Background: an optimization exercise with open tools, aiming at small area, a short achievable clock period and few clock cycles. Do not read the settings as production practice.
In this exercise RTL edits were held to simulation tests only and were not proved equivalent to the original.
Power figures rest on the tool's default switching activity, not on a simulated workload.

==> images/io_placement.png <==
The bar under the picture is 200 µm long. Pins as bars across the die edge, other pins in grey.
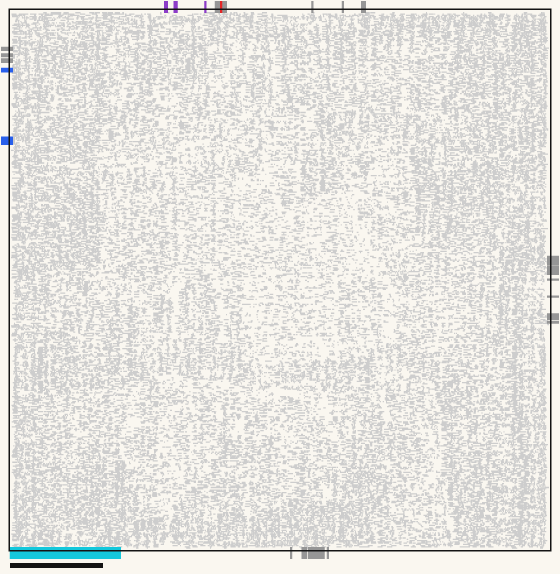
==> images/power_grid.png <==
The bar under the picture is 200 µm long. Pins as bars on the die edge. Tap cells in grey.
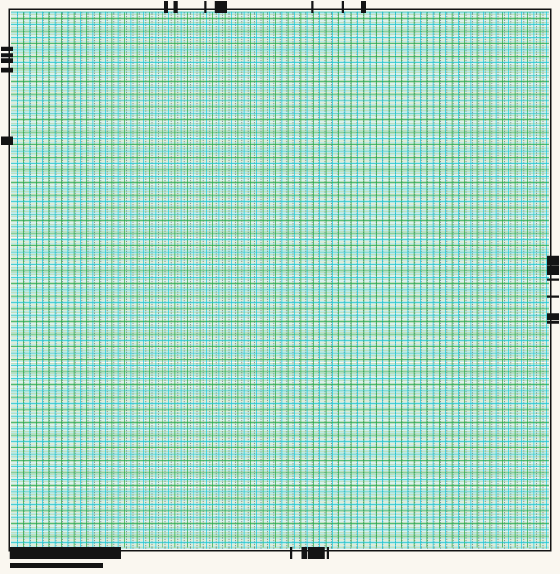
==> images/placement_by_type.png <==
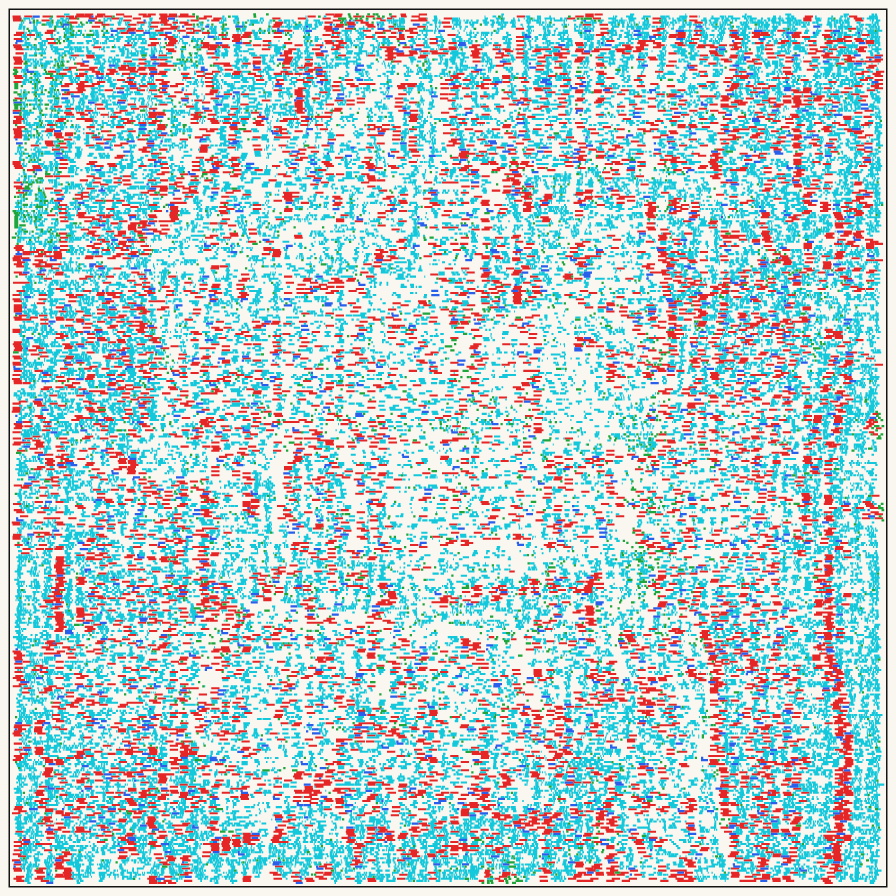
--- config.mk ---
export PLATFORM = sky130hd
export DESIGN_NAME = pruner
export DESIGN_NICKNAME = pruner
export VERILOG_FILES = /design/flow/design.v
export SDC_FILE = /design/flow/constraint.sdc
export NUM_CORES = 8
export LEC_CHECK = 0
export CAP_MARGIN = 40
export CORE_MARGIN = 2
export CORE_UTILIZATION = 40
export SLEW_MARGIN = 40
--- constraint.sdc ---
create_clock -name core_clock -period 640.0 [get_ports {clk}]
set_input_delay 128.0000 -clock core_clock [delete_from_list [all_inputs] [get_ports {clk}]]
set_output_delay 128.0000 -clock core_clock [all_outputs]
set_load 0.01 [all_outputs]
--- run.sh ---
#!/bin/bash
# synth_recipe.tcl (not shown) runs the flow's synth.tcl, then flattens the netlist and writes it again
# the make line also repeats each setting of config.mk as NAME=value (left out here)
make -C /OpenROAD-flow-scripts/flow DESIGN_CONFIG=/design/flow/config.mk WORK_HOME=/design/flow/orfs CLKGATE_MAP_FILE= SYNTH_SCRIPT=/design/flow/synth_recipe.tcl finish
--- design.v ---
`timescale 1ns / 1ps
`default_nettype none
/*verilator lint_off WIDTHTRUNC*/
/*verilator lint_off WIDTHEXPAND*/
/*verilator lint_off UNUSEDPARAM*/
module pruner #(
    parameter N        = 256,
    parameter M        = 16,
    parameter NO_WIDTH = 8
) (
    input wire clk,
    input wire rst_n,
    input  wire [        N-1:0] si_vector,
    input  wire [$clog2(N)-1:0] row_index,
    input  wire [ NO_WIDTH-1:0] row_NO,
    input  wire                 si_valid,
    output wire                 pruner_ready,
    output reg  [$clog2(N)-1:0] prefix_id,
    output reg  [$clog2(N)-1:0] row_id_out,      
    output reg  [        M-1:0] pattern,
    output reg                  prune_valid,
    output reg                  prune_done,
    input  wire                 dispatch_ready,
    input  wire [$clog2(N)-1:0] mem_addr,
    input  wire [NO_WIDTH-1:0]  mem_NO_in,
    input  wire [M-1:0]         mem_spike_in,
    output reg  [NO_WIDTH-1:0]  mem_NO_out,
    output reg  [M-1:0]         mem_spike_out,
    input  wire                 mem_wr_en,
    input  wire                 mem_sel  
);
    localparam S_IDLE = 3'd0,
               S_FILT = 3'd1,
               S_SEL  = 3'd2,
               S_XOR  = 3'd3,
               S_OUT  = 3'd4,
               S_NEXT = 3'd5;
    reg  [2:0] state;
    reg  [  $clog2(N):0] row_counter;   
    reg  [        N-1:0] si_vec_r;
    reg  [$clog2(N)-1:0] row_idx_r;
    reg  [ NO_WIDTH-1:0] row_NO_r;
    reg  [        M-1:0] cur_spikes_r;
    reg                  has_prefix_r;    
    reg [NO_WIDTH-1:0] NO_table [0:N-1];
    reg [M-1:0] spike_matrix [0:N-1];
    reg [N-1:0]           st0_si_vec;
    reg [$clog2(N)-1:0]   st0_row_idx,  st1_row_idx,  st2_row_idx;
    reg [NO_WIDTH-1:0]    st0_row_NO;
    reg [M-1:0]           st0_row_spikes, st1_row_spikes,
                          st1_pre_spikes, st2_pattern;
    reg [$clog2(N)-1:0]   st1_prefix_idx, st2_prefix_idx;
    reg                   st0_valid, st1_valid, st2_valid;
    wire pipeline_stall = st2_valid && !dispatch_ready;
    assign pruner_ready = !pipeline_stall;
    always @(posedge clk) begin
        if (!rst_n) begin
            st0_valid <= 1'b0;
        end else if (!pipeline_stall) begin
            st0_valid <= si_valid;
            if (si_valid) begin
                st0_si_vec     <= si_vector;
                st0_row_idx    <= row_index;
                st0_row_NO     <= row_NO;
                st0_row_spikes <= spike_matrix[row_index];
            end
        end
    end
    integer j;
    reg [$clog2(N)-1:0] best_idx_comb;
    reg [NO_WIDTH-1:0]  best_no_comb;
    reg [M-1:0]         best_spikes_comb;
    reg                 has_prefix_comb;
    always @(*) begin
        best_idx_comb    = st0_row_idx;    
        best_no_comb     = 0;            
        best_spikes_comb = {M{1'b0}};     
        has_prefix_comb  = 1'b0;
        for (j = 0; j < N; j = j + 1) begin            
            if (st0_valid && (j != st0_row_idx) && (
                ((NO_table[j] < st0_row_NO) && ((spike_matrix[j] & st0_row_spikes) == spike_matrix[j])) ||
                ((j < st0_row_idx) && (NO_table[j] == st0_row_NO) && (spike_matrix[j] == st0_row_spikes))
            )) begin
                if (!has_prefix_comb || 
                    NO_table[j] > best_no_comb ||
                    (NO_table[j] == best_no_comb && j[$clog2(N)-1:0] > best_idx_comb)) begin
                    best_idx_comb    = j[$clog2(N)-1:0];
                    best_no_comb     = NO_table[j];
                    best_spikes_comb = spike_matrix[j];
                    has_prefix_comb  = 1'b1;
                end
            end
        end
    end
    reg st1_has_prefix;
    always @(posedge clk) begin
        if (!rst_n) begin
            st1_valid <= 1'b0;
            st1_has_prefix <= 1'b0;
        end else if (!pipeline_stall) begin
            st1_valid        <= st0_valid;
            st1_row_idx      <= st0_row_idx;
            st1_row_spikes   <= st0_row_spikes;
            st1_prefix_idx   <= best_idx_comb;
            st1_pre_spikes   <= best_spikes_comb;
            st1_has_prefix   <= has_prefix_comb;
        end
    end
    reg st2_has_prefix;
    always @(posedge clk) begin
        if (!rst_n) begin
            st2_valid <= 1'b0;
            st2_has_prefix <= 1'b0;
        end else begin
            if (st2_valid && dispatch_ready) begin
                st2_valid      <= st1_valid;
                st2_has_prefix <= st1_has_prefix;
                if (st1_valid) begin
                    st2_row_idx    <= st1_row_idx;
                    st2_prefix_idx <= st1_prefix_idx;
                    if (st1_has_prefix) begin
                        st2_pattern <= st1_row_spikes ^ st1_pre_spikes;
                    end else begin
                        st2_pattern <= st1_row_spikes;
                    end
                end
            end else if (!st2_valid) begin
                st2_valid      <= st1_valid;
                st2_has_prefix <= st1_has_prefix;
                if (st1_valid) begin
                    st2_row_idx    <= st1_row_idx;
                    st2_prefix_idx <= st1_prefix_idx;
                    if (st1_has_prefix) begin
                        st2_pattern <= st1_row_spikes ^ st1_pre_spikes;
                    end else begin
                        st2_pattern <= st1_row_spikes;
                    end
                end
            end
        end
    end
    always @(*) begin
        row_id_out  = st2_row_idx;
        prefix_id   = st2_prefix_idx;
        pattern     = st2_pattern;
        prune_valid = st2_valid;
    end
    reg [$clog2(N+1)-1:0] out_count;
    always @(posedge clk) begin
        if (!rst_n) begin
            out_count  <= 0;
            prune_done <= 0;
        end else begin
            prune_done <= 0;
            if (st2_valid && dispatch_ready) begin
                if (out_count == N-1) begin
                    prune_done <= 1'b1;
                    out_count  <= 0;
                end else begin
                    out_count  <= out_count + 1;
                end
            end
        end
    end
    always @(posedge clk) begin
        if (mem_wr_en) begin
            if (!mem_sel) begin
                NO_table[mem_addr] <= mem_NO_in;
            end else begin
                spike_matrix[mem_addr] <= mem_spike_in;
            end
        end
    end
    always @(posedge clk) begin
        if (!mem_sel) begin
            mem_NO_out    <= NO_table[mem_addr];
            mem_spike_out <= {M{1'b0}};
        end else begin
            mem_NO_out    <= {NO_WIDTH{1'b0}};
            mem_spike_out <= spike_matrix[mem_addr];
        end
    end
endmodule
`default_nettype wire
==> results by group <==
Worst setup path
  – Crit Path Max Fanout: 53
  – Type of destination of the critical path: register
  – Startpoint types: register
  – Cell family with most CP delay: compound AO/OA/AOI/OAI gates
  – Critical Path Sink: st1_pre_spikes[0]
  – Crit-path max cell delay: 0.75 ns
  – Arrival time worst endpoint: 608.98 ns

GRT
  – Total global-route track usage: 49.83%
  – Vias in the first global route: 437499
  – Total gr overflow: 0
  – Initial antenna violation count: 948
  – Largest net degree at the start of global routing: 108
  – First-pass GRT wire length: 4453000 µm

Power
  – Switch Pwr: 0.6161 mW
  – Comb power: 0.607 mW
  – Pwr Total: 1.567 mW
  – Sw Share: 39.31%
  – Pwr top: combinational cells
  – Leak pwr: 235.3 nW
  – Power per Cell Area: 2.593 mW/mm²

Drt
  – Via count: 489105
  – Via density: 7.367
  – Drt total wl: 3511000 µm
  – 1st-iter DRT viols: 83131
  – Residual DRC: 0

Floorplan
  – DIE AREA: 1.353 mm²

STA
  – Final WS setup: 32.16 ns
  – Pins over their slew limit: 0
  – Final Hold Viols: 0
  – Layout Skew: 0.08128 ns
  – WHS: 0.4083 ns
  – Crit path time final: 607.84 ns
  – Final cycle utilization of the critical path: 94.97%
  – Final setup fails: 0

Clocking
  – Root Driver: clkbuf_16
  – # clock sinks: 6294
  – TritonCTS buffer count: 813
  – H-tree depth: 6
  – TritonCTS clock tree: yes

Cells and area
  – Nets: 54647
  – Share of cells above drive strength 1: 23.96%
  – Fin cells: 66387

Status
  – Outcome: finished clean

Logic synthesis
  – Top cell type's share of synthesized area: 34.95%
  – Syn Std Cell Area: 0.5376 mm²
  – EDFF count, synth: 6256
  – Synth top cells by count: 7923 x ha_1, 6256 x edfxtp_1, 3312 x mux4_2, 3056 x nand2_1, 2555 x o21ai_0
  – Synth Register Bits: 6294
  – Avg Inst Size Synth: 11.89 µm²
  – Dominant synthesized flop cell: edfxtp_1

Min path
  – Worst min path class: register to register
  – Cell count of the worst hold path: 0

Placed design
  – Dpl ws: 28.21 ns
  – Hpwl dp: 2752000 µm
  – Placed insts: 63267
Testbench counts, summed over its fixed seeds: cycles 8,288.
## Picture notes: io_placement.png
red -> `prune_valid`  # pins 1, direction output, edge top
purple -> `prefix_id`  # pins 8, direction output, edge top
cyan -> `si_vector`  # pins 256, direction input, edge bottom
blue -> `mem_spike_in`  # pins 16, direction input, edge left
chip width: 1163 µm
die height: 1163 µm
# port buffers: 112

## Picture notes: power_grid.png
green -> VDD
cyan -> VSS
met4 straps = 85
tap cells = 17720
rows = 425
met1 rails = 426
met5 straps = 85
Core Footprint: 1.340 mm²
maximum vdd drop: 2.762 µV

## Picture notes: placement_by_type.png
cyan -> combinational and other logic  # cells 37005
red -> flops  # cells 6294
blue -> clock drivers and dummy loads  # cells 1507
green -> other buffers and delay cells  # cells 2300
fin util: 45.12%
register fraction of the total cell area: 31.21%
design area: 0.6044 mm²

[flip-flops by register name, summed over array words and instances (netlist names)]
signal	cells
NO_table	2048
mem_NO_out	8
mem_spike_out	16
out_count	9
prune_done	1
spike_matrix	4096
st0_row_NO	8
st0_row_idx	8
st0_row_spikes	16
st0_valid	1
st1_has_prefix	1
st1_pre_spikes	16
st1_prefix_idx	8
st1_row_idx	8
st1_row_spikes	16
st1_valid	1
st2_pattern	16
st2_prefix_idx	8
st2_row_idx	8
st2_valid	1
[metal layers]
metal | vias to the layer above | routed length, µm | GRT usage [%]
met5 | - | 2623 | 0.3887
met4 | 328 | 336500 | 41.98
met3 | 9910 | 511000 | 22.94
met2 | 44082 | 1387000 | 66.71
met1 | 248712 | 1273000 | 60.31
li1 | 186073 | - | -
[cells by family after synthesis]
family	Yosys count	share of synthesized area [%]
adder cells (fa/ha/maj)	7958	18.51
multiplexers	6964	21.27
buffers and inverters	3606	3.142
AO/OA/AOI/OAI	8331	10.24
AND/OR/NAND/NOR	11952	11.53
flip-flops	6294	35.09
XOR/XNOR	124	0.2090
[final cells by class]
class	count	area (µm²)
antenna	1561	3906
clock buffer	928	21060
tap	17720	22170
timing repair buffer	2300	19850
sequential	6294	188600
clock inverter	579	6690
fill	122362	735100
multi-input combinational	35336	335700
inverter	1668	6437
timing repair inverter	1	5.005
[cell usage in the layout (no fill, tap or decap), types with 168 or more instances in the layout]
master	netlist	layout
a211oi_1	317	313
a21o_1	579	579
a21oi_1	1925	1889
a31oi_1	256	245
and4_1	237	236
buf_4	44	1951
clkbuf_16	0	821
clkinv_2	0	168
diode_2	0	1561
edfxtp_1	6256	6256
ha_1	7923	7923
inv_1	1656	1632
mux2_2	2412	2412
mux2i_1	1198	1163
mux4_2	3312	3312
nand2_1	3056	2999
nand2b_1	354	352
nand3_1	1111	1090
nand4_1	1523	1523
nor2_1	2266	2134
nor2b_1	480	465
nor3_1	556	535
nor4_1	1141	1085
o2111ai_1	242	241
o211ai_1	245	245
o21a_1	478	477
o21ai_0	2555	2499
[timing repair]
item                                   in CTS  in global routing
setup endpoints to repair                   0                 24
hold buffers                                0                  0
endpoints found under the hold margin       0                  0
gates resized for setup                     0                146
setup buffers                               0                 25

## afterwards: timing with drivers on the ports
The results above use ideal ports. As a check the final layout listed here was re-extracted and re-timed, cells and wires unchanged. Step 1: set_driving_cell puts a clkbuf_16 on clk and a buf_2 on each other input, an assumption about the parent block. Step 2 also shifts input and output timing later by t, the mid clock arrival at the registers, as if the neighbouring blocks saw the same clock. a / b / c = no drivers / after step 1 / after step 2; a / b = the first two.
t, ns: 1.458
setup WS [ns]: 32.160 / 32.160 / 32.160
worst data-port slew with drivers (ns): 0.63
After both steps setup and hold are still met in this run. For this run, drivers alone change the setup slack by 0.000 ns; drivers and shift together by 0.000 ns.
